This is an optimization exercise on Yosys and OpenROAD, whose aim is small area and a short achievable clock period, not a production implementation. Only simulation tests tie the RTL to the original design; equivalence was not proved. Not every run is shown, and edits may drop behaviour that the tests do not exercise. Power is estimated from default activity; no workload was simulated.

$ cat design/flow/run.sh
#!/bin/bash
# synth_recipe.tcl (not shown) runs the flow's synth.tcl, then flattens the netlist and writes it again
# the make line also repeats each setting of config.mk as NAME=value (left out here)
make -C /OpenROAD-flow-scripts/flow DESIGN_CONFIG=/design/flow/config.mk WORK_HOME=/design/flow/orfs CLKGATE_MAP_FILE= SYNTH_SCRIPT=/design/flow/synth_recipe.tcl finish
$ cat design/flow/config.mk
export PLATFORM = sky130hd
export DESIGN_NAME = sync_fifo
export DESIGN_NICKNAME = sync_fifo
export VERILOG_FILES = /design/flow/design.v
export SDC_FILE = /design/flow/constraint.sdc
export NUM_CORES = 4
export LEC_CHECK = 0
export CAP_MARGIN = 20
export CORE_MARGIN = 2
export CORE_UTILIZATION = 40
export SLEW_MARGIN = 20
$ cat design/flow/constraint.sdc
create_clock -name core_clock -period 5.0 [get_ports {i_clk}]
set_input_delay 1.0000 -clock core_clock [delete_from_list [all_inputs] [get_ports {i_clk}]]
set_output_delay 1.0000 -clock core_clock [all_outputs]
set_load 0.01 [all_outputs]
$ cat design/flow/design.v
module sync_fifo #(
  parameter integer ENTRIES      = 20,
  parameter integer ENTRIES_LOG2 = $clog2(ENTRIES), 
  parameter integer DATA_WIDTH   = 64
) (
  input  wire                   i_clk,
  input  wire                   i_rstn,
  input  wire                   i_wren,
  input  wire                   i_rden,
  input  wire [DATA_WIDTH-1:0]  i_data,
  output wire                   o_data_vld,
  output wire [DATA_WIDTH-1:0]  o_data,
  output wire                   o_overflow,
  output wire                   o_underflow
);
reg [DATA_WIDTH-1:0] mem_blk [0:ENTRIES-1];
reg [ENTRIES_LOG2-1:0]                  size;
reg [ENTRIES_LOG2-1:0] wr_ptr;
reg [ENTRIES_LOG2-1:0] rd_ptr;
wire int_overflow;
wire int_underflow;
reg [DATA_WIDTH-1:0] int_o_data;
reg                  int_data_vld;
integer i;
always @(posedge i_clk) begin
  if(!i_rstn) begin
    for (i = 0; i < ENTRIES; i = i + 1)
      mem_blk[i] <= {DATA_WIDTH{1'b0}};
    size                      <= {ENTRIES_LOG2{1'b0}};
    wr_ptr                    <= {ENTRIES_LOG2{1'b0}};
    rd_ptr                    <= {ENTRIES_LOG2{1'b0}};
    int_o_data                <= {DATA_WIDTH{1'b0}};
    int_data_vld              <= 1'b0;
  end else if(~int_overflow & i_wren & ~i_rden) begin
    size <= size + 1'b1;
    mem_blk[wr_ptr] <= i_data;
    wr_ptr <= (wr_ptr + 1'b1) % ENTRIES;
    int_data_vld <= 1'b0;
  end else if(~int_underflow & ~i_wren & i_rden) begin
    size <= size - 1'b1;
    int_o_data <= mem_blk[rd_ptr];
    rd_ptr <= (rd_ptr + 1'b1) % ENTRIES;
    int_data_vld <= 1'b1;
  end else if(i_wren & i_rden & ~|size) begin
    int_o_data <= i_data;
    int_data_vld <= 1'b1;
  end else if(i_wren & i_rden & |size) begin
    mem_blk[wr_ptr] <= i_data;
    int_o_data <= mem_blk[rd_ptr];
    int_data_vld <= 1'b1;
    wr_ptr <= (wr_ptr + 1'b1) % ENTRIES;
    rd_ptr <= (rd_ptr + 1'b1) % ENTRIES;
  end else begin
    int_data_vld <= 1'b0;
  end
end
assign int_overflow  = (rd_ptr == wr_ptr) & |size;
assign int_underflow = (rd_ptr == wr_ptr) & ~|size;
assign o_overflow   = int_overflow;
assign o_underflow  = int_underflow;
assign o_data       = int_o_data;
assign o_data_vld   = int_data_vld;
endmodule
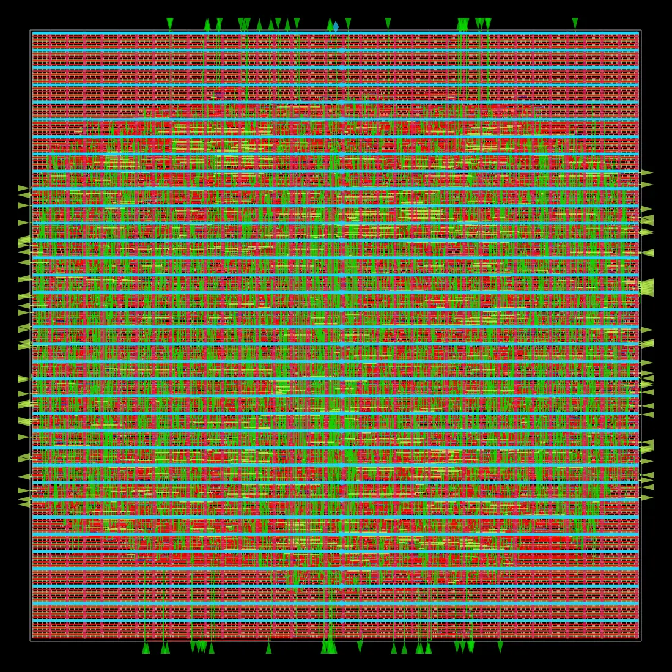
Fig. 1. The whole layout, all layers (run 1).
io pins: 135
non-filler cells, final: 8550
Die Ht: 481 um
total wire length: 221000 um
Site Rows: 175

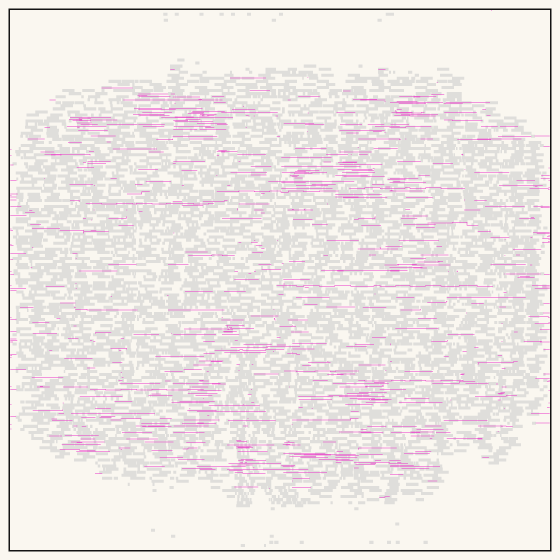
Fig. 2. Signal wires on met3 (run 1).
The wires run mostly horizontal. 287 nets have wire on it. The longest straight run is 88.3 um. The layer holds 5.2% of the routed length. The layer carries 11400 um of wire.

==> results.txt, run 1 <==
* EDFF count, synth at 2048
* Gr usage total at 19.2%
* Pre-Repair DR Iteration Count at 5
* Worst Path Max Fanout at 16
* FF+latch area at 63200 um^2
* Initial Util at 40.1%
* Total global routing overflow at 0
* Clk_skew at 0.0246 ns
* Largest net degree at the start of global routing at 89
* Leakage at 34.6 nW
* Dpl hpwl at 120000 um
* Least-Margin Pin Slew at 1.12 ns
* 1st-iter DRT viols at 4161
* Commonest non-fill, non-tap cell in the layout: edfxtp_1
* CP Launch Type: flop
* Total Nets Final at 5433
* CTS Root Cell: clkbuf_16
* CTS Buffer Depth at 3
* Final hold viol count at 0
* Syn_nets at 5392
* CTS clk-pin slew, worst paths at 0.06 ns
* Skew-Pair Late Insertion Delay at 0.84 ns
* Die area at 231000 um^2
* Seq/Total Area, Yosys at 69.4%
* First-pass GRT wire length at 329000 um
* Syn avg cell area at 17.1 um^2
* Status: timing/DRC/antenna clean
* #FFs+latches synth at 2133
* Final ANT Viol Nets at 0
* Die W at 481 um
* Placer Congestion at 0.729
* Setup Viol. Count Final at 0
* DR vias at 46300
* TritonCTS clock tree: yes
* WP data required at 4.00 ns
* Wirelength per Cell at 25.8 um
* Placed insts at 8146
* Setup TNS at 0 ns
* Tmin final at 3.88 ns
* Vias in the first global route at 48800
* Slew Limit Headroom at 25.6%
* Synth cell types at 52
* Slew Viols, Final at 0
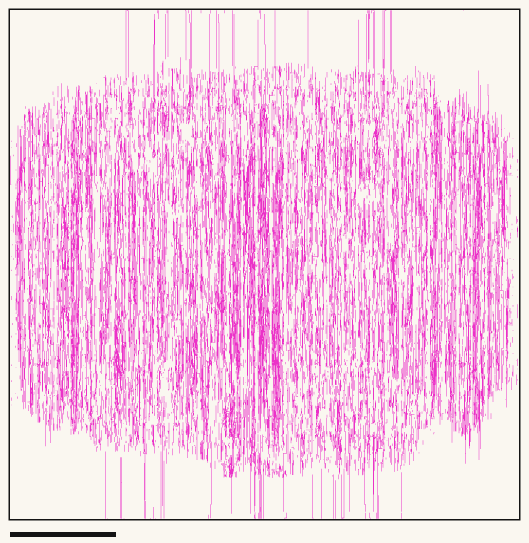
Fig. 3. Signal wires on met2 (run 1).
Bar = 100 um.
The wires run mostly vertical. The longest straight run is 112 um.

## run 1: cell families after synthesis
kind of cell,count (synthesis),synth area share (%)
flip-flops,2133,69.4
AND/OR/NAND/NOR,1641,10.7
multiplexers,714,15.1
buffers and inverters,483,2.11
AO/OA/AOI/OAI,311,2.41
XOR/XNOR,14,0.135
adder cells (fa/ha/maj),14,0.201
## run 1: cell usage after synthesis, types with 3 or more instances
cell type | number | area [um^2]
nor2_1 | 105 | 394
o21ai_0 | 90 | 450
dfxtp_1 | 85 | 1700
edfxtp_1 | 2048 | 61500
mux2_2 | 129 | 1450
clkbuf_1 | 363 | 1360
buf_2 | 80 | 400
and2_1 | 1281 | 8010
nor3_1 | 6 | 30.0
a21o_1 | 3 | 22.5
mux4_2 | 512 | 11500
and3_1 | 3 | 18.8
a31oi_1 | 6 | 37.5
a32o_1 | 64 | 641
nand3_1 | 10 | 50.1
inv_1 | 12 | 45.0
nor2_4 | 11 | 124
xnor2_1 | 7 | 61.3
a21oi_1 | 4 | 20.0
xor2_1 | 7 | 61.3
a211oi_1 | 66 | 495
o22ai_1 | 64 | 400
ha_1 | 13 | 163
nand2_1 | 140 | 526
buf_1 | 26 | 97.6
nand2b_1 | 5 | 31.3
nor2b_1 | 68 | 425
mux2i_1 | 73 | 731
## run 1: critical path, cell delays in order (launching register included)
cell	delay (ns)
dfxtp_1	0.65
xor2_1	0.15
nor3_2	0.43
nand3_1	0.17
inv_1	0.11
clkdlybuf4s50_1	0.54
## run 1: worst paths after layout
path                          startpoint                            to  slack (ns)  depth (start not counted)
max               wr_ptr[4]$_SDFFE_PN0P_                   o_underflow        1.12                          5
min          int_o_data[16]$_SDFFE_PN0P_   int_o_data[16]$_SDFFE_PN0P_        0.47                          1
max reg2reg         size[1]$_SDFFE_PN0P_  mem_blk[8][52]$_SDFFCE_PN0P_        1.49                          9
min reg2reg  int_o_data[16]$_SDFFE_PN0P_   int_o_data[16]$_SDFFE_PN0P_        0.47                          1
## run 1: flip-flops by register name (all words and copies together) (netlist names), named ones only
register and cells:
int_o_data 64, mem_blk 2048, size 5, int_data_vld 1
rd_ptr 5, wr_ptr 5
## run 1: area by class of cell
cell class | instances | share of cell area, %
sequential | 2133 | 61.0
multi-input combinational | 2694 | 25.4
clock buffer | 292 | 5.72
tap | 3009 | 3.63
timing repair buffer | 300 | 3.21
clock inverter | 105 | 0.935
inverter | 12 | 0.0435
antenna | 5 | 0.0121
## run 1: per-stage QoR
stage	instance area, um^2	hold WS (ns)	worst slack [ns]
finish	104000	0.475	1.12
CTS	104000	0.478	1.07
global route	104000	0.492	0.895
global placement	96800	0.460	0.859
floorplan	91100	0.480	-0.299
detailed placement	96800	0.462	0.792
## run 1: power by group
group / total (mW) / internal, mW / switching (mW)
logic: 10.7 / 5.08 / 5.58
registers: 21.3 / 20.5 / 0.742
clock network: 15.8 / 9.04 / 6.79
total: 47.8 / 34.6 / 13.1
## run 1: per-layer routing
layer	vias up	track usage, %	share of wire [%]
met5	-	0	0
met4	0	5.09	2.3
met3	304	2.48	5.2
met2	1261	32.5	50
met1	24400	26.2	43
li1	20300	-	-
Fig. 4: run 1, sequential cells coloured by netlist name
Other sequential cells in the stronger grey, the rest of the logic in the fainter grey.
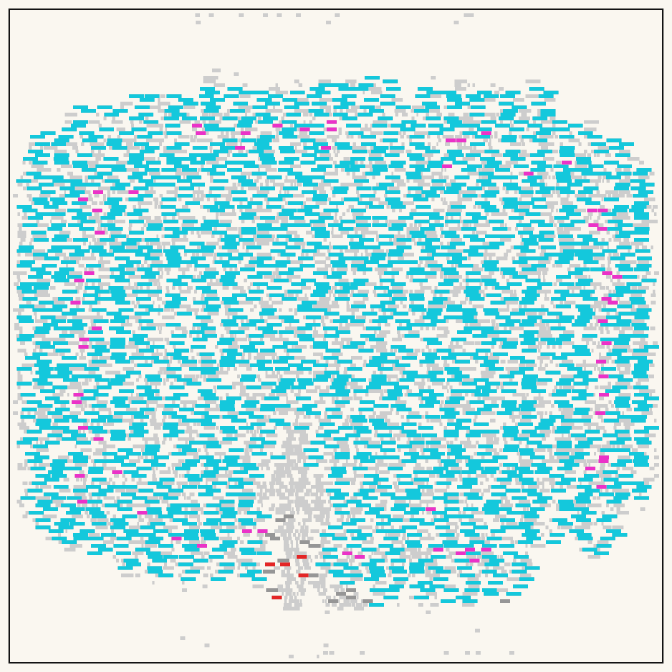

==> run 2, diff against run 1 <==
==> design/flow/design.v (replaced) <==
module sync_fifo #(
  parameter integer ENTRIES      = 20,
  parameter integer ENTRIES_LOG2 = $clog2(ENTRIES),
  parameter integer DATA_WIDTH   = 64
) (
  input  wire                   i_clk,
  input  wire                   i_rstn,
  input  wire                   i_wren,
  input  wire                   i_rden,
  input  wire [DATA_WIDTH-1:0]  i_data,
  output wire                   o_data_vld,
  output wire [DATA_WIDTH-1:0]  o_data,
  output wire                   o_overflow,
  output wire                   o_underflow
);
localparam integer CW = $clog2(ENTRIES + 1);
reg  [DATA_WIDTH-1:0] mem [0:ENTRIES-1];
reg  [ENTRIES-1:0]    wr_oh;
reg  [ENTRIES-1:0]    rd_oh;
reg  [CW-1:0]         cnt;
reg                   full;
reg                   empty;
reg                   hio;
reg                   vld;
reg  [DATA_WIDTH-1:0] dout;
wire pop  = i_rden & (~empty | i_wren);
wire push = i_wren & (~full  | i_rden);
integer k;
always @(posedge i_clk) begin
  for (k = 0; k < ENTRIES; k = k + 1)
    if (wr_oh[k])
      mem[k] <= i_data;
end
reg [DATA_WIDTH-1:0] rdata;
always @(*) begin
  rdata = {DATA_WIDTH{1'b0}};
  for (k = 0; k < ENTRIES; k = k + 1)
    rdata = rdata | (mem[k] & {DATA_WIDTH{rd_oh[k] & ~empty}});
  rdata = rdata | (i_data & {DATA_WIDTH{empty}});
end
always @(posedge i_clk) begin
  if (!hio)
    dout <= rdata;
end
always @(posedge i_clk) begin
  if (!i_rstn) begin
    wr_oh <= {{(ENTRIES-1){1'b0}}, 1'b1};
    rd_oh <= {{(ENTRIES-1){1'b0}}, 1'b1};
    cnt   <= {CW{1'b0}};
    full  <= 1'b0;
    empty <= 1'b1;
    hio   <= 1'b0;
    vld   <= 1'b0;
  end else begin
    if (push) wr_oh <= {wr_oh[ENTRIES-2:0], wr_oh[ENTRIES-1]};
    if (pop)  rd_oh <= {rd_oh[ENTRIES-2:0], rd_oh[ENTRIES-1]};
    if (push & ~pop) begin
      cnt   <= cnt + 1'b1;
      empty <= 1'b0;
      full  <= (cnt == ENTRIES - 1);
    end else if (pop & ~push) begin
      cnt   <= cnt - 1'b1;
      full  <= 1'b0;
      empty <= (cnt == 1);
    end
    hio <= full & ~pop;
    vld <= pop;
  end
end
assign o_data      = dout;
assign o_data_vld  = vld;
assign o_overflow  = full;
assign o_underflow = empty;
endmodule
--- a/design/flow/config.mk
+++ b/design/flow/config.mk
@@ -9,3 +9,4 @@
 export CORE_MARGIN = 2
-export CORE_UTILIZATION = 40
+export CORE_UTILIZATION = 65
+export SETUP_SLACK_MARGIN = 2.5
 export SLEW_MARGIN = 20
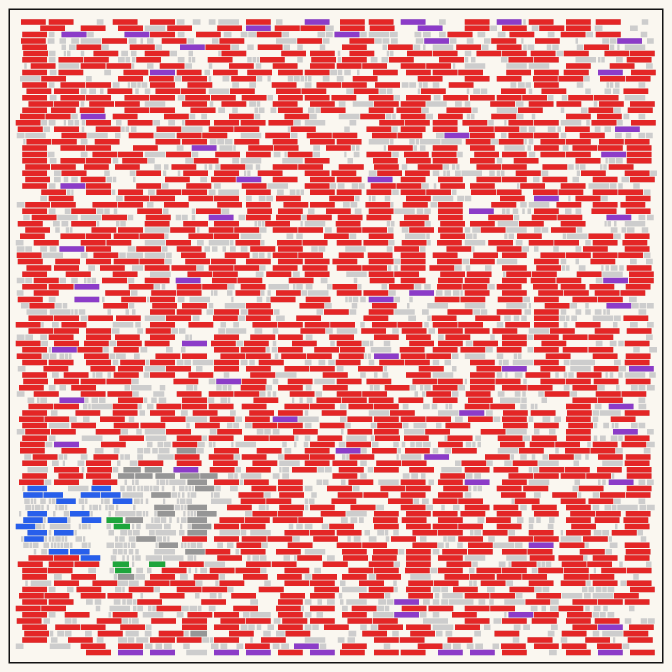
Fig. 5. Sequential cells coloured by netlist name (run 2).
Other sequential cells in the stronger grey, the rest of the logic in the fainter grey.
Purple marks dout, sequential cells 64, where spread over the die. Green marks cnt, sequential cells 5, where lower left. Red marks mem, sequential cells 1280, where spread over the die. Blue marks wr_oh, sequential cells 20, where lower left.
Seq/total area: 73.1%
FF+latch area: 41500 um^2

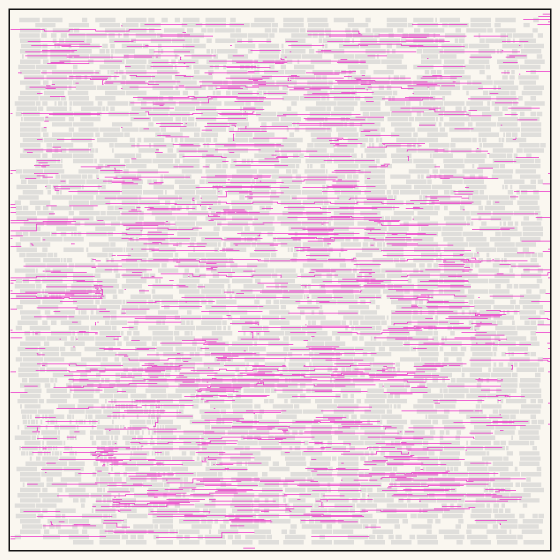
Fig. 6. Signal wires on met3 (run 2).
The wires run mostly horizontal. 303 nets have wire on it. The layer holds 13% of the routed length. The layer carries 18800 um of wire.
total wire length: 145000 um
Global Route met3 Usage: 8.09%
DR vias: 29000

==> run 2 against run 1 <==
Net effect:
- clock-buffer cell count decreased by 106
- worst setup slack improved by 1.4 ns
- synthesized area decreased by 45%
- global-route usage increased by 18 points
- highest routed layer is now met5
- critical endpoint is now dout[18]$_DFFE_PN_
- final cell count decreased by 53%
- wire length decreased by 34%
==> results.txt, run 2 <==
* Largest register by flop count: mem
* Least-Margin Pin Slew at 1.24 ns
* GRT met1 Usage at 53.4%
* CTS Buffer Depth at 3
* Clk_skew at 0.0277 ns
* Sequential Power Share at 55.1%
* Setup Viol. Count Final at 0
* Syn avg cell area at 18.7 um^2
* CTS clk-pin slew, worst paths at 0.06 ns
* Die W at 281 um
* Hold path startpoint: full$_SDFFE_PN0P_
* Synth top area share at 80.8%
* WP data required at 5.53 ns
* Seq/Total Area, Yosys at 82.7%
* Leakage at 17.9 nW
* Placer Congestion at 0.779
* Status: timing/DRC/antenna clean
* Reg2reg setup slack at 2.49 ns
* Synth area leaders: edfxtp_1 81%, a22o_1 4.2%, a221oi_1 3.3%
* Pre-Repair DR Iteration Count at 5
* Most frequent cell after synthesis: edfxtp_1
* Worst Hold End: hio$_SDFF_PN0_
* Initial Util at 65.7%
* Max reg flops at 1280
* Skew-Pair Late Insertion Delay at 0.73 ns
* Pint at 18.9 mW
* Sw Ratio at 20.8%
* GRT Max-Usage Layer: met2
* Synth area leader: edfxtp_1
* Final ANT Viol Nets at 0
* Slew Limit Headroom at 17.4%
* Combinational share of power at 4.0%
* Synth cell types at 39
* First-pass GRT wire length at 203000 um
* Slew Viols, Final at 0
* Register-to-Register Path Depth at 6
* CP Launch Type: flop
* Vias in the first global route at 27800
* TritonCTS clock tree: yes
* Setup TNS at 0 ns
* Switch Pwr at 4.97 mW
* #FFs+latches synth at 1393
* Reg-to-Reg Start: empty$_SDFFE_PN1P_
* Commonest non-fill, non-tap cell in the layout: edfxtp_1
* Die Ht at 281 um
* WHS Path Cells at 1
* Final hold viol count at 0
* CTS Root Cell: clkbuf_16
* Largest net degree at the start of global routing at 54
* Dpl hpwl at 66400 um
* 1st-iter DRT viols at 4464
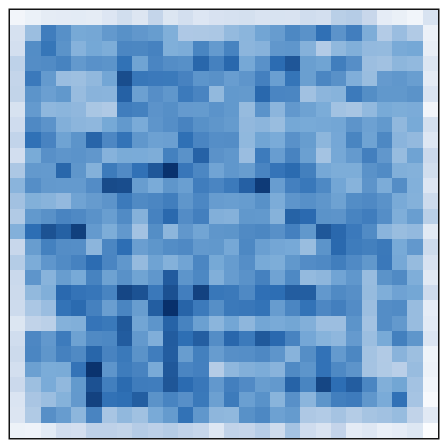
Fig. 7. Wiring heat map (run 2).
The die is cut into 28 by 28 equal tiles; white is low, dark blue is high, scaled to the fullest tile. Values are wire area over tile area, all layers added.
The mean over all tiles is 0.32. The fullest tile reaches 0.60. 0.10% of the tiles are nearly empty. 62% of the tiles are over half the peak.
Wirelength per Cell: 36.5 um
gr usage total: 37.3%

==> run 2: cell type report <==
class                   count  area [um^2]  area share [%]
inverters                   7         28.8          0.0507
clock buffers             186         3780            6.66
clock inverters            62          448           0.789
multi-input cells        1107         7920            13.9
well taps                1030         1290            2.27
flip-flops and latches   1393        41500            73.1
repair buffers            199         1830            3.23
diodes                      1         2.50         0.00441
==> run 2: how the worst max path moves through the flow <==
stage | end | startpoint | cells after the start
after floorplan | cnt[4]$_SDFFE_PN0P_ | i_rden | 9
after global placement | cnt[4]$_SDFFE_PN0P_ | i_rden | 8
after detailed placement | cnt[4]$_SDFFE_PN0P_ | i_rden | 8
after CTS | o_underflow | empty$_SDFFE_PN1P_ | 1
after global routing | o_data[23] | dout[23]$_DFFE_PN_ | 1
final | dout[18]$_DFFE_PN_ | empty$_SDFFE_PN1P_ | 6
==> run 2: logic make-up after synthesis <==
kind of cell | Yosys count | synth area share, %
AOI/OAI and AO/OA | 804 | 12.7
and+or+nand+nor | 292 | 2.83
adders and majority gates | 4 | 0.100
muxes | 1 | 0.0200
DFF | 1393 | 82.7
buffers and inverters | 180 | 1.57
xor gates and xnor gates | 4 | 0.0701
==> run 2: power by group through the flow <==
stage | clock network (mW) | registers (mW) | logic [mW]
6_report | 9.76 | 13.2 | 0.967
3_5_place_dp | 0 | 13.5 | 0.946
2_1_floorplan | 0 | 13.4 | 0.419
4_1_cts | 9.83 | 13.2 | 0.956
3_3_place_gp | 0 | 13.4 | 0.925
5_1_grt | 10.3 | 13.2 | 1.04
==> run 2: repair_timing <==
item | CTS | global route
pin swaps | 1 | 0
endpoints found under the setup margin | 112 | 8
resized for setup | 88 | 3
setup buffers | 6 | 3
gates cloned | 2 | 0
==> run 2: through the flow <==
step                worst slack, ns  std cells  utilization [%]  hold slack, ns  area, um^2
floorplan                      2.42       2678                -           0.506       50000
global placement               1.16       3725             69.0           0.535       52500
detailed placement             1.16       3725             69.0           0.560       52500
CTS                            2.28       3981             74.6           0.574       56700
global route                   2.50       3985             74.6           0.591       56800
finish                         2.49       3985             74.6           0.575       56800
==> run 2: per-layer routing <==
| metal | up-vias | share of wire [%] |
|---|---|---|
| li1 | 11600 | - |
| met1 | 15000 | 37 |
| met2 | 2205 | 48 |
| met3 | 300 | 13 |
| met4 | 8 | 2.7 |
| met5 | - | 0.039 |
==> run 2: critical path: stages (launching register included) <==
cell and delay, ns:
dfxtp_4 0.36, buf_4 0.18, clkinv_2 0.10, buf_4 0.50, buf_4 0.74, nor2_1 0.11, a21oi_1 0.27
Fig. 8: run 2, signal wires on met2
Bar = 100 um.
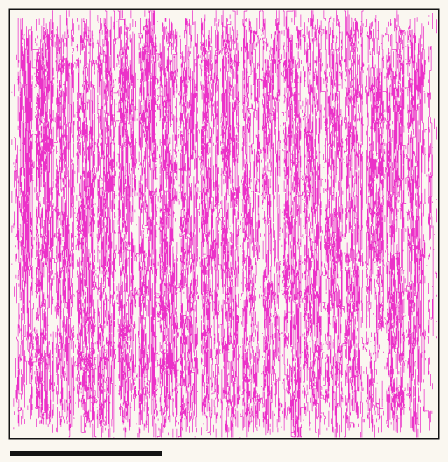

==> run 3, diff against run 2 <==
--- a/design/flow/config.mk
+++ b/design/flow/config.mk
@@ -10,3 +10,3 @@
 export CORE_UTILIZATION = 65
-export SETUP_SLACK_MARGIN = 2.5
+export CTS_BUF_LIST = sky130_fd_sc_hd__clkbuf_4 sky130_fd_sc_hd__clkbuf_8
 export SLEW_MARGIN = 20
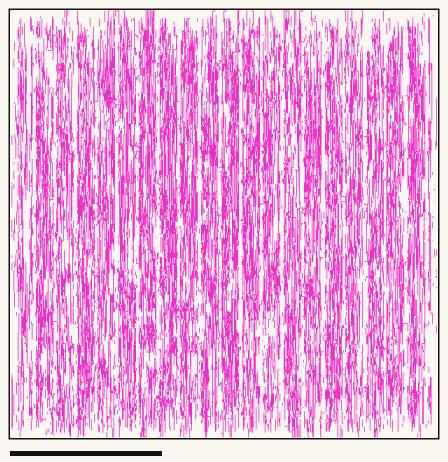
Fig. 9. Signal wires on met2 (run 3).
Bar = 100 um.
The longest straight run is 100 um. The wires run mostly vertical. The layer holds 47% of the routed length. 2456 nets have wire on it. The layer carries 68.5 mm of wire.

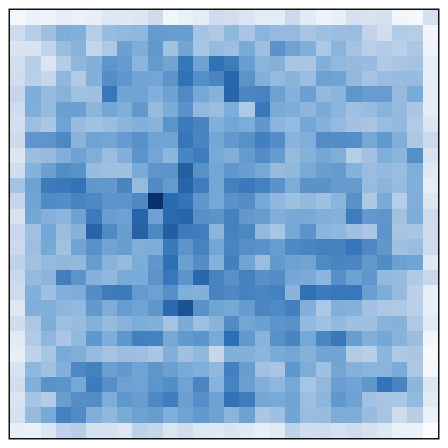
Fig. 10. Wiring heat map (run 3).
The die is cut into 28 by 28 equal tiles; white is low, dark blue is high, scaled to the fullest tile. Values are wire area over tile area, all layers added.
The densest ninth of the die: centre. 43% of the tiles are over half the peak. The mean over all tiles is 0.32.

==> run 3 against run 2 <==
Net effect:
- register-to-register slack got worse by 0.99 ns
- sequential share of layout area rose by 0.43 points
- synthesized area did not move
- fmax fell by 34%
- critical path type is now flop to primary output
- highest routed layer unchanged
==> results.txt, run 3 <==
* Die Ht at 281 um
* TritonCTS clock tree: yes
* Max-Cap Viols at 0
* Die W at 281 um
* CP Launch Type: flop
* GRT met1 Usage at 52.9%
* Asr flop ratio synth at 0%
* Tmin final at 3.79 ns
* Most frequent cells in the layout: 1344 x edfxtp_1, 237 x a22o_1, 211 x clkbuf_8
* FF+latch area at 41500 um^2
* Skew-Pair Late Insertion Delay at 0.87 ns
* DR vias at 29200
* Largest register by flop count: mem
* Post-CTS Resized at 0
* Slew Viols, Final at 0
* Syn_nets at 2750
* Total global routing overflow at 0
* List of most frequent post-synthesis cells: 1344 x edfxtp_1, 237 x a22o_1, 188 x a221oi_1
* Status: timing/DRC/antenna clean
* Vias/cell at 7.11
* Synth top area share at 80.8%
* Critical path's largest stage delay at 0.71 ns
* Tcrit/Tclk final at 75.7%
* Most frequent cell after synthesis: edfxtp_1
* Gr usage total at 37.1%
* Leakage at 17.8 nW
* CTS Root Cell: clkbuf_8
* Synth area leaders: edfxtp_1 81%, a22o_1 4.2%, a221oi_1 3.3%
* Layout cells sized above 1 at 14.0%
* Crit path cell chain: buf_4, clkdlybuf4s50_1
* Final hold viol count at 0
* Setup Viol. Count Final at 0
* DRC at 0
* GRT Max-Usage Layer: met2
* Worst Path Buf+Inv at 2
* Max IR drop VDD at 0.000316 V
* Initial antenna violation count at 6
* Site Rows at 101
* Synth cell types at 39
* Initial Util at 65.7%
* Slowest-stage cell, CP: dfxtp_4
* #FFs+latches synth at 1393
* Synth Flop Type: edfxtp_1
* Area delta synth->final at 13.0%
* Placer Congestion at 0.772
* Syn avg cell area at 18.7 um^2
* Setup TNS at 0 ns
* Post-Syn Area at 50000 um^2
* Met2 GRT Util at 58.4%
* CTS clk-pin slew, worst paths at 0.06 ns
* Fill cells at 4588
* Core area at 76100 um^2
* Slew Limit Headroom at 19.2%
* Clk_skew at 0.0249 ns
* I/O Buffers at 134
* Pwr Density at 407 nW/um^2
* H-tree depth at 4
* Worst Path Max Fanout at 26
* Total clock sinks at 1393
* Max Clk Rate at 264 MHz
* Hold-fix buffers at CTS at 0
* Total Nets Final at 2977
* Worst hold path type: flop to flop
* First-pass GRT wire length at 202000 um
* CTS buffer count at 206
* Seq/Total Area, Yosys at 82.7%
* Critical path arrival at 2.79 ns
* Largest net degree at the start of global routing at 52
* WS Path Type: flop to primary output
* Power Total at 23.0 mW
* EDFF count, synth at 1344
* RSZ-0062 raised after global routing: false
* Synth area leader: edfxtp_1
* Wirelength per Cell at 35.4 um
* Global Route met3 Usage at 7.81%
* Top delay family on crit path: buffers and inverters
* Max reg flops at 1280
* Final ANT Viol Nets at 0
* Crit path capture type: primary output
* Least-Margin Pin Slew at 1.21 ns
* Mapped Cells at 2678
* WP data required at 4.00 ns
* Regs by FF count: mem (1280), dout (64)
* Io pins at 135
* Post-CTS Setup Inserts at 0
* Pre-Repair DR Iteration Count at 7
* Total number of yosys warnings at 2
* Commonest non-fill, non-tap cell in the layout: edfxtp_1
* Multi-input combinational cell area at 7870 um^2
* CTS Buffer Depth at 3
* Dpl hpwl at 66800 um
* Vias in the first global route at 28500
* 1st-iter DRT viols at 4383
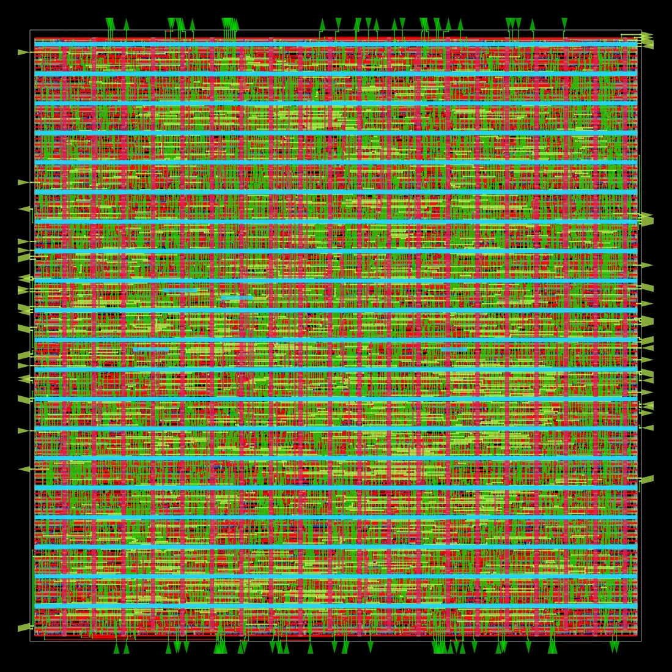
Fig. 11. The whole layout, all layers (run 3).
die area: 79100 um^2
non-filler cells, final: 4104
Final Util: 74.2%
total wire length: 145000 um

==> run 3: cell counts after synthesis <==
No cell type changed its count.
==> run 3: logic make-up after synthesis <==
logic type / count (synthesis) / share of synthesized area [%]
muxes: 1 / 0.0200
adders and majority gates: 4 / 0.100
xor gates and xnor gates: 4 / 0.0701
and+or+nand+nor: 292 / 2.83
buffers and inverters: 180 / 1.57
AOI/OAI and AO/OA: 804 / 12.7
DFF: 1393 / 82.7
==> run 3: layer usage <==
metal  vias to the layer above  part of all wire [%]  wire length (um)
li1                      11700                     -                 -
met5                         -                 0.035                51
met3                       298                    13             18800
met4                         8                   3.0              4340
met2                      2216                    47             68500
met1                     14900                    37             53400
==> run 3: cell type report <==
class | count | area share (%)
Sequential cell | 1393 | 73.5
Multi-Input combinational cell | 1105 | 13.9
Clock buffer | 292 | 6.22
Timing Repair Buffer | 192 | 3.21
Tap cell | 1030 | 2.28
Clock inverter | 83 | 0.807
Inverter | 7 | 0.0510
Antenna cell | 2 | 0.00887
==> run 3: path summary, 6_finish.rpt <==
check | start | end | slack [ns] | depth (start not counted)
worst max-delay path | empty$_SDFFE_PN1P_ | o_underflow | 1.21 | 2
worst min-delay path | full$_SDFFE_PN0P_ | hio$_SDFF_PN0_ | 0.55 | 1
worst max register to register | empty$_SDFFE_PN1P_ | cnt[4]$_SDFFE_PN0P_ | 1.50 | 9
worst min register to register | full$_SDFFE_PN0P_ | hio$_SDFF_PN0_ | 0.55 | 1
==> run 3: stage by stage <==
| stage | hold WS (ns) | area (um^2) | cells | worst slack, ns |
|---|---|---|---|---|
| floorplan | 0.506 | 50000 | 2678 | 2.20 |
| global placement | 0.532 | 52400 | 3725 | 1.37 |
| detailed placement | 0.541 | 52400 | 3725 | 1.32 |
| CTS | 0.548 | 56400 | 4100 | 1.18 |
| global route | 0.565 | 56400 | 4104 | 1.20 |
| finish | 0.552 | 56400 | 4104 | 1.21 |
==> run 3: power by group <==
group          switching (mW)  internal, mW  leakage (nW)
clock network            4.20          4.59          2.11
logic                   0.555         0.421          3.00
registers               0.205          13.0          12.7
total                    4.96          18.0          17.8
Fig. 12: run 3, signal wires on met3
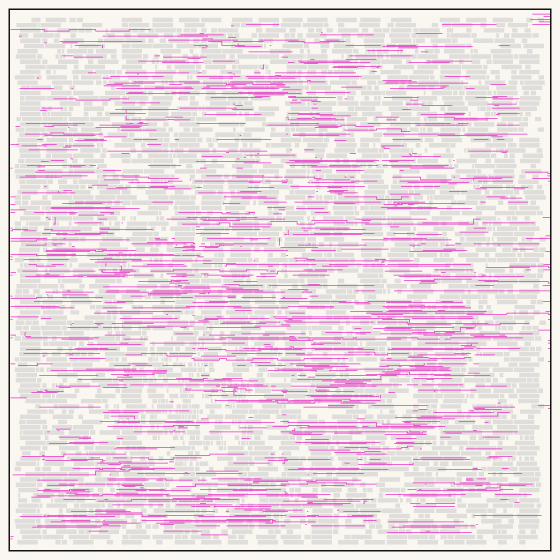

==> run 4, diff against run 3 <==
--- a/design/flow/config.mk
+++ b/design/flow/config.mk
@@ -9,4 +9,3 @@
 export CORE_MARGIN = 2
-export CORE_UTILIZATION = 65
-export CTS_BUF_LIST = sky130_fd_sc_hd__clkbuf_4 sky130_fd_sc_hd__clkbuf_8
+export CORE_UTILIZATION = 40
 export SLEW_MARGIN = 20
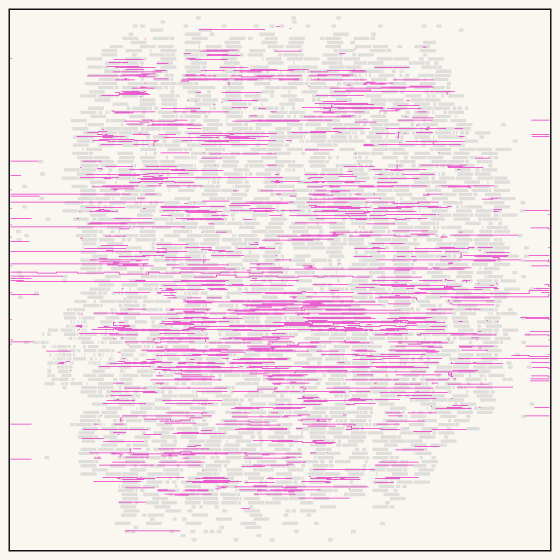
Fig. 13. Signal wires on met3 (run 4).
The wires run mostly horizontal. 290 nets have wire on it. The layer carries 17700 um of wire. The layer holds 11% of the routed length.

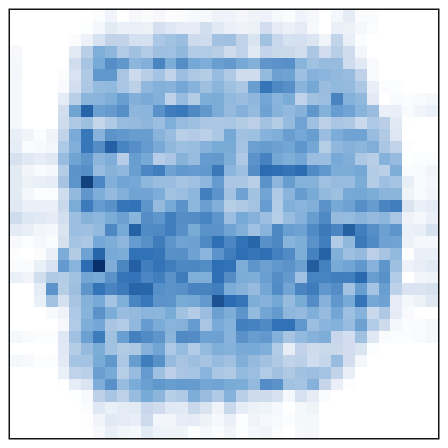
Fig. 14. Wiring heat map (run 4).
The die is cut into 36 by 36 equal tiles; white is low, dark blue is high, scaled to the fullest tile. Values are wire area over tile area, all layers added.
The mean over all tiles is 0.20. The fullest tile reaches 0.65. 25% of the tiles are over half the peak. The emptiest ninth of the die: lower right.
Wirelength per Cell: 33.5 um
gr usage total: 23.9%
DR vias: 28800

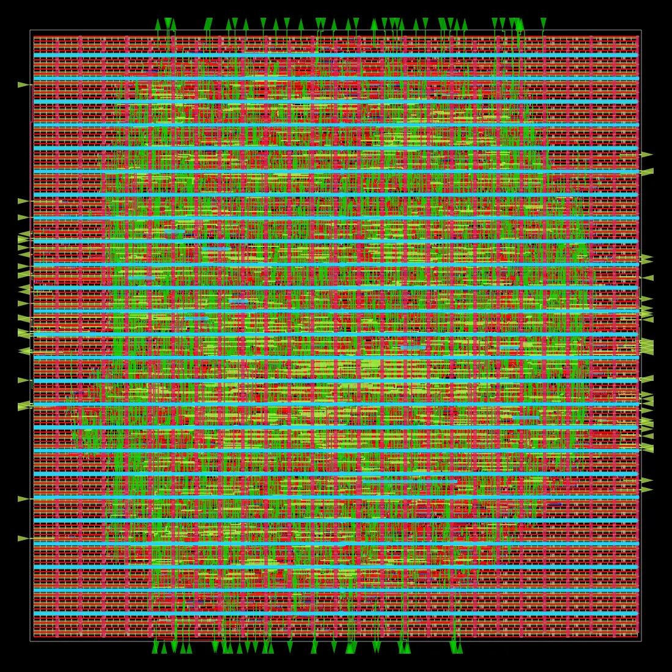
Fig. 15. The whole layout, all layers (run 4).
Die Ht: 357 um
total wire length: 154000 um

==> run 4 against run 3 <==
Net effect:
- die area rose by 62%
- clock power grew 16%
- hold slack got worse by 0.013 ns
- fmax is 18% higher
- clock-buffer cell count fell by 110
- sequential power hardly changed
- first-iteration DRC count increased by 2.1%
- via count decreased by 1.2%
- synthesized area did not move
- sequential share of layout area fell by 1.6 points
- power increased by 6.1%
- sequential cell count stayed put
==> results.txt, run 4 <==
* Status: timing/DRC/antenna clean
* Largest register by flop count: mem
* Placed insts at 4341
* Most frequent cell after synthesis: edfxtp_1
* #FFs+latches synth at 1393
* Setup TNS at 0 ns
* Critical path arrival at 2.21 ns
* Max Clk Rate at 312 MHz
* H-tree depth at 4
* Tcrit/Tclk final at 64.1%
* Tmin final at 3.21 ns
* Vias in the first global route at 28400
* Die W at 357 um
* Pre-Repair DR Iteration Count at 5
* List of most frequent post-synthesis cells: 1344 x edfxtp_1, 237 x a22o_1, 188 x a221oi_1
* Crit path capture type: primary output
* Final instance area at 57700 um^2
* DP Area at 53300 um^2
* Hold-fix buffers at CTS at 0
* Initial Util at 40.4%
* Synth area leaders: edfxtp_1 81%, a22o_1 4.2%, a221oi_1 3.3%
* Post-Syn Area at 50000 um^2
* Initial antenna violation count at 12
* Core area at 124000 um^2
* Seq/Total Area, Yosys at 82.7%
* Largest net degree at the start of global routing at 65
* Dpl hpwl at 75200 um
* Worst Path Buf+Inv at 1
* Post-CTS Setup Inserts at 0
* Critical path's largest stage delay at 0.80 ns
* Skew-Pair Late Insertion Delay at 0.74 ns
* Final hold viol count at 0
* CTS buffer count at 140
* Leakage at 17.9 nW
* I/O Buffers at 134
* Synth cell types at 39
* Fill cells at 10200
* CTS Buffer Depth at 3
* Syn_nets at 2750
* WP data required at 4.00 ns
* Clk_skew at 0.0279 ns
* Placer Congestion at 0.773
* Worst Path Max Fanout at 32
* Site Rows at 129
* Area delta synth->final at 15.6%
* Vias/cell at 6.27
* Total global routing overflow at 0
* Pwr Density at 422 nW/um^2
* Total number of yosys warnings at 2
* Setup Viol. Count Final at 0
* Syn avg cell area at 18.7 um^2
* Crit path cell chain: clkdlybuf4s50_1
* Final ANT Viol Nets at 0
* 1st-iter DRT viols at 4476
* EDFF count, synth at 1344
* Post-CTS Resized at 0
* Max reg flops at 1280
* Regs by FF count: mem (1280), dout (64)
* WS Path Type: flop to primary output
* Worst hold path type: flop to flop
[run 4: routing by layer]
| metal | global-route usage, % | vias up | wire, um |
|---|---|---|---|
| met3 | 5.73 | 305 | 17700 |
| met5 | 0 | - | 148 |
| met1 | 32.4 | 15100 | 58700 |
| met2 | 37.9 | 1851 | 72700 |
| li1 | - | 11600 | - |
| met4 | 7.85 | 18 | 4690 |
[run 4: area by class of cell]
type | instances | area, um^2 | share of cell area [%]
Tap cell | 1637 | 2050 | 3.55
Clock buffer | 182 | 3840 | 6.65
Timing Repair Buffer | 199 | 1850 | 3.21
Antenna cell | 4 | 10.0 | 0.0173
Sequential cell | 1393 | 41500 | 71.8
Clock inverter | 72 | 607 | 1.05
Inverter | 7 | 30.0 | 0.0520
Multi-Input combinational cell | 1105 | 7870 | 13.6
[run 4: worst paths after layout]
| check | from | endpoint | slack (ns) | cells after the start |
|---|---|---|---|---|
| worst max-delay path | empty$_SDFFE_PN1P_ | o_underflow | 1.79 | 1 |
| worst min-delay path | full$_SDFFE_PN0P_ | hio$_SDFF_PN0_ | 0.54 | 1 |
| worst max register to register | empty$_SDFFE_PN1P_ | cnt[3]$_SDFFE_PN0P_ | 2.15 | 9 |
| worst min register to register | full$_SDFFE_PN0P_ | hio$_SDFF_PN0_ | 0.54 | 1 |
[run 4: power by group]
group          switching (mW)  leakage (nW)  internal, mW  total (mW)
Sequential              0.216          12.7          13.0        13.2
Clock                    4.29          2.16          5.88        10.2
Combinational           0.573          3.03         0.426       0.999
Total                    5.08          17.9          19.3        24.4
[run 4: stage by stage]
step | setup slack, ns | utilization, %
floorplan | 2.20 | -
global placement | 1.38 | 43.0
detailed placement | 1.45 | 43.0
CTS | 1.76 | 46.6
global route | 1.75 | 46.6
finish | 1.79 | 46.6
[run 4: cells by family after synthesis]
family	after synthesis	share of synthesized area, %
DFF	1393	82.7
AOI/OAI and AO/OA	804	12.7
and+or+nand+nor	292	2.83
buffers and inverters	180	1.57
xor gates and xnor gates	4	0.0701
adders and majority gates	4	0.100
muxes	1	0.0200

[port drivers added, routing unchanged]
The flow's constraints put no driver on any port. The routed layouts listed below were extracted and timed again, unchanged, in two steps. Step 1 assumes that a clkbuf_16 drives the clock port and a buf_2 every other input. Step 2 times the ports against the registers' clock, not the clock port: input delays grow and output delays shrink by t, the midpoint of the rising clock arrivals with the driver on. Slacks: ideal ports / drivers / drivers and shift; pairs: ideal ports / drivers.
| run | t (ns) | setup WS [ns] | worst data-port slew with drivers (ns) |
|---|---|---|---|
| run 1 | 0.928 | 1.118 / 1.022 / 0.738 | 0.07 |
| run 2 | 0.790 | 2.488 / 2.444 / 1.809 | 0.13 |
| run 3 | 0.925 | 1.214 / 1.144 / 1.289 | 0.13 |
| run 4 | 0.796 | 1.793 / 1.724 / 1.399 | 0.14 |
After both steps every run listed still meets setup and hold. The setup slack of run 2, which loses most, moves by -0.044 ns with the drivers and by -0.679 ns with both steps.
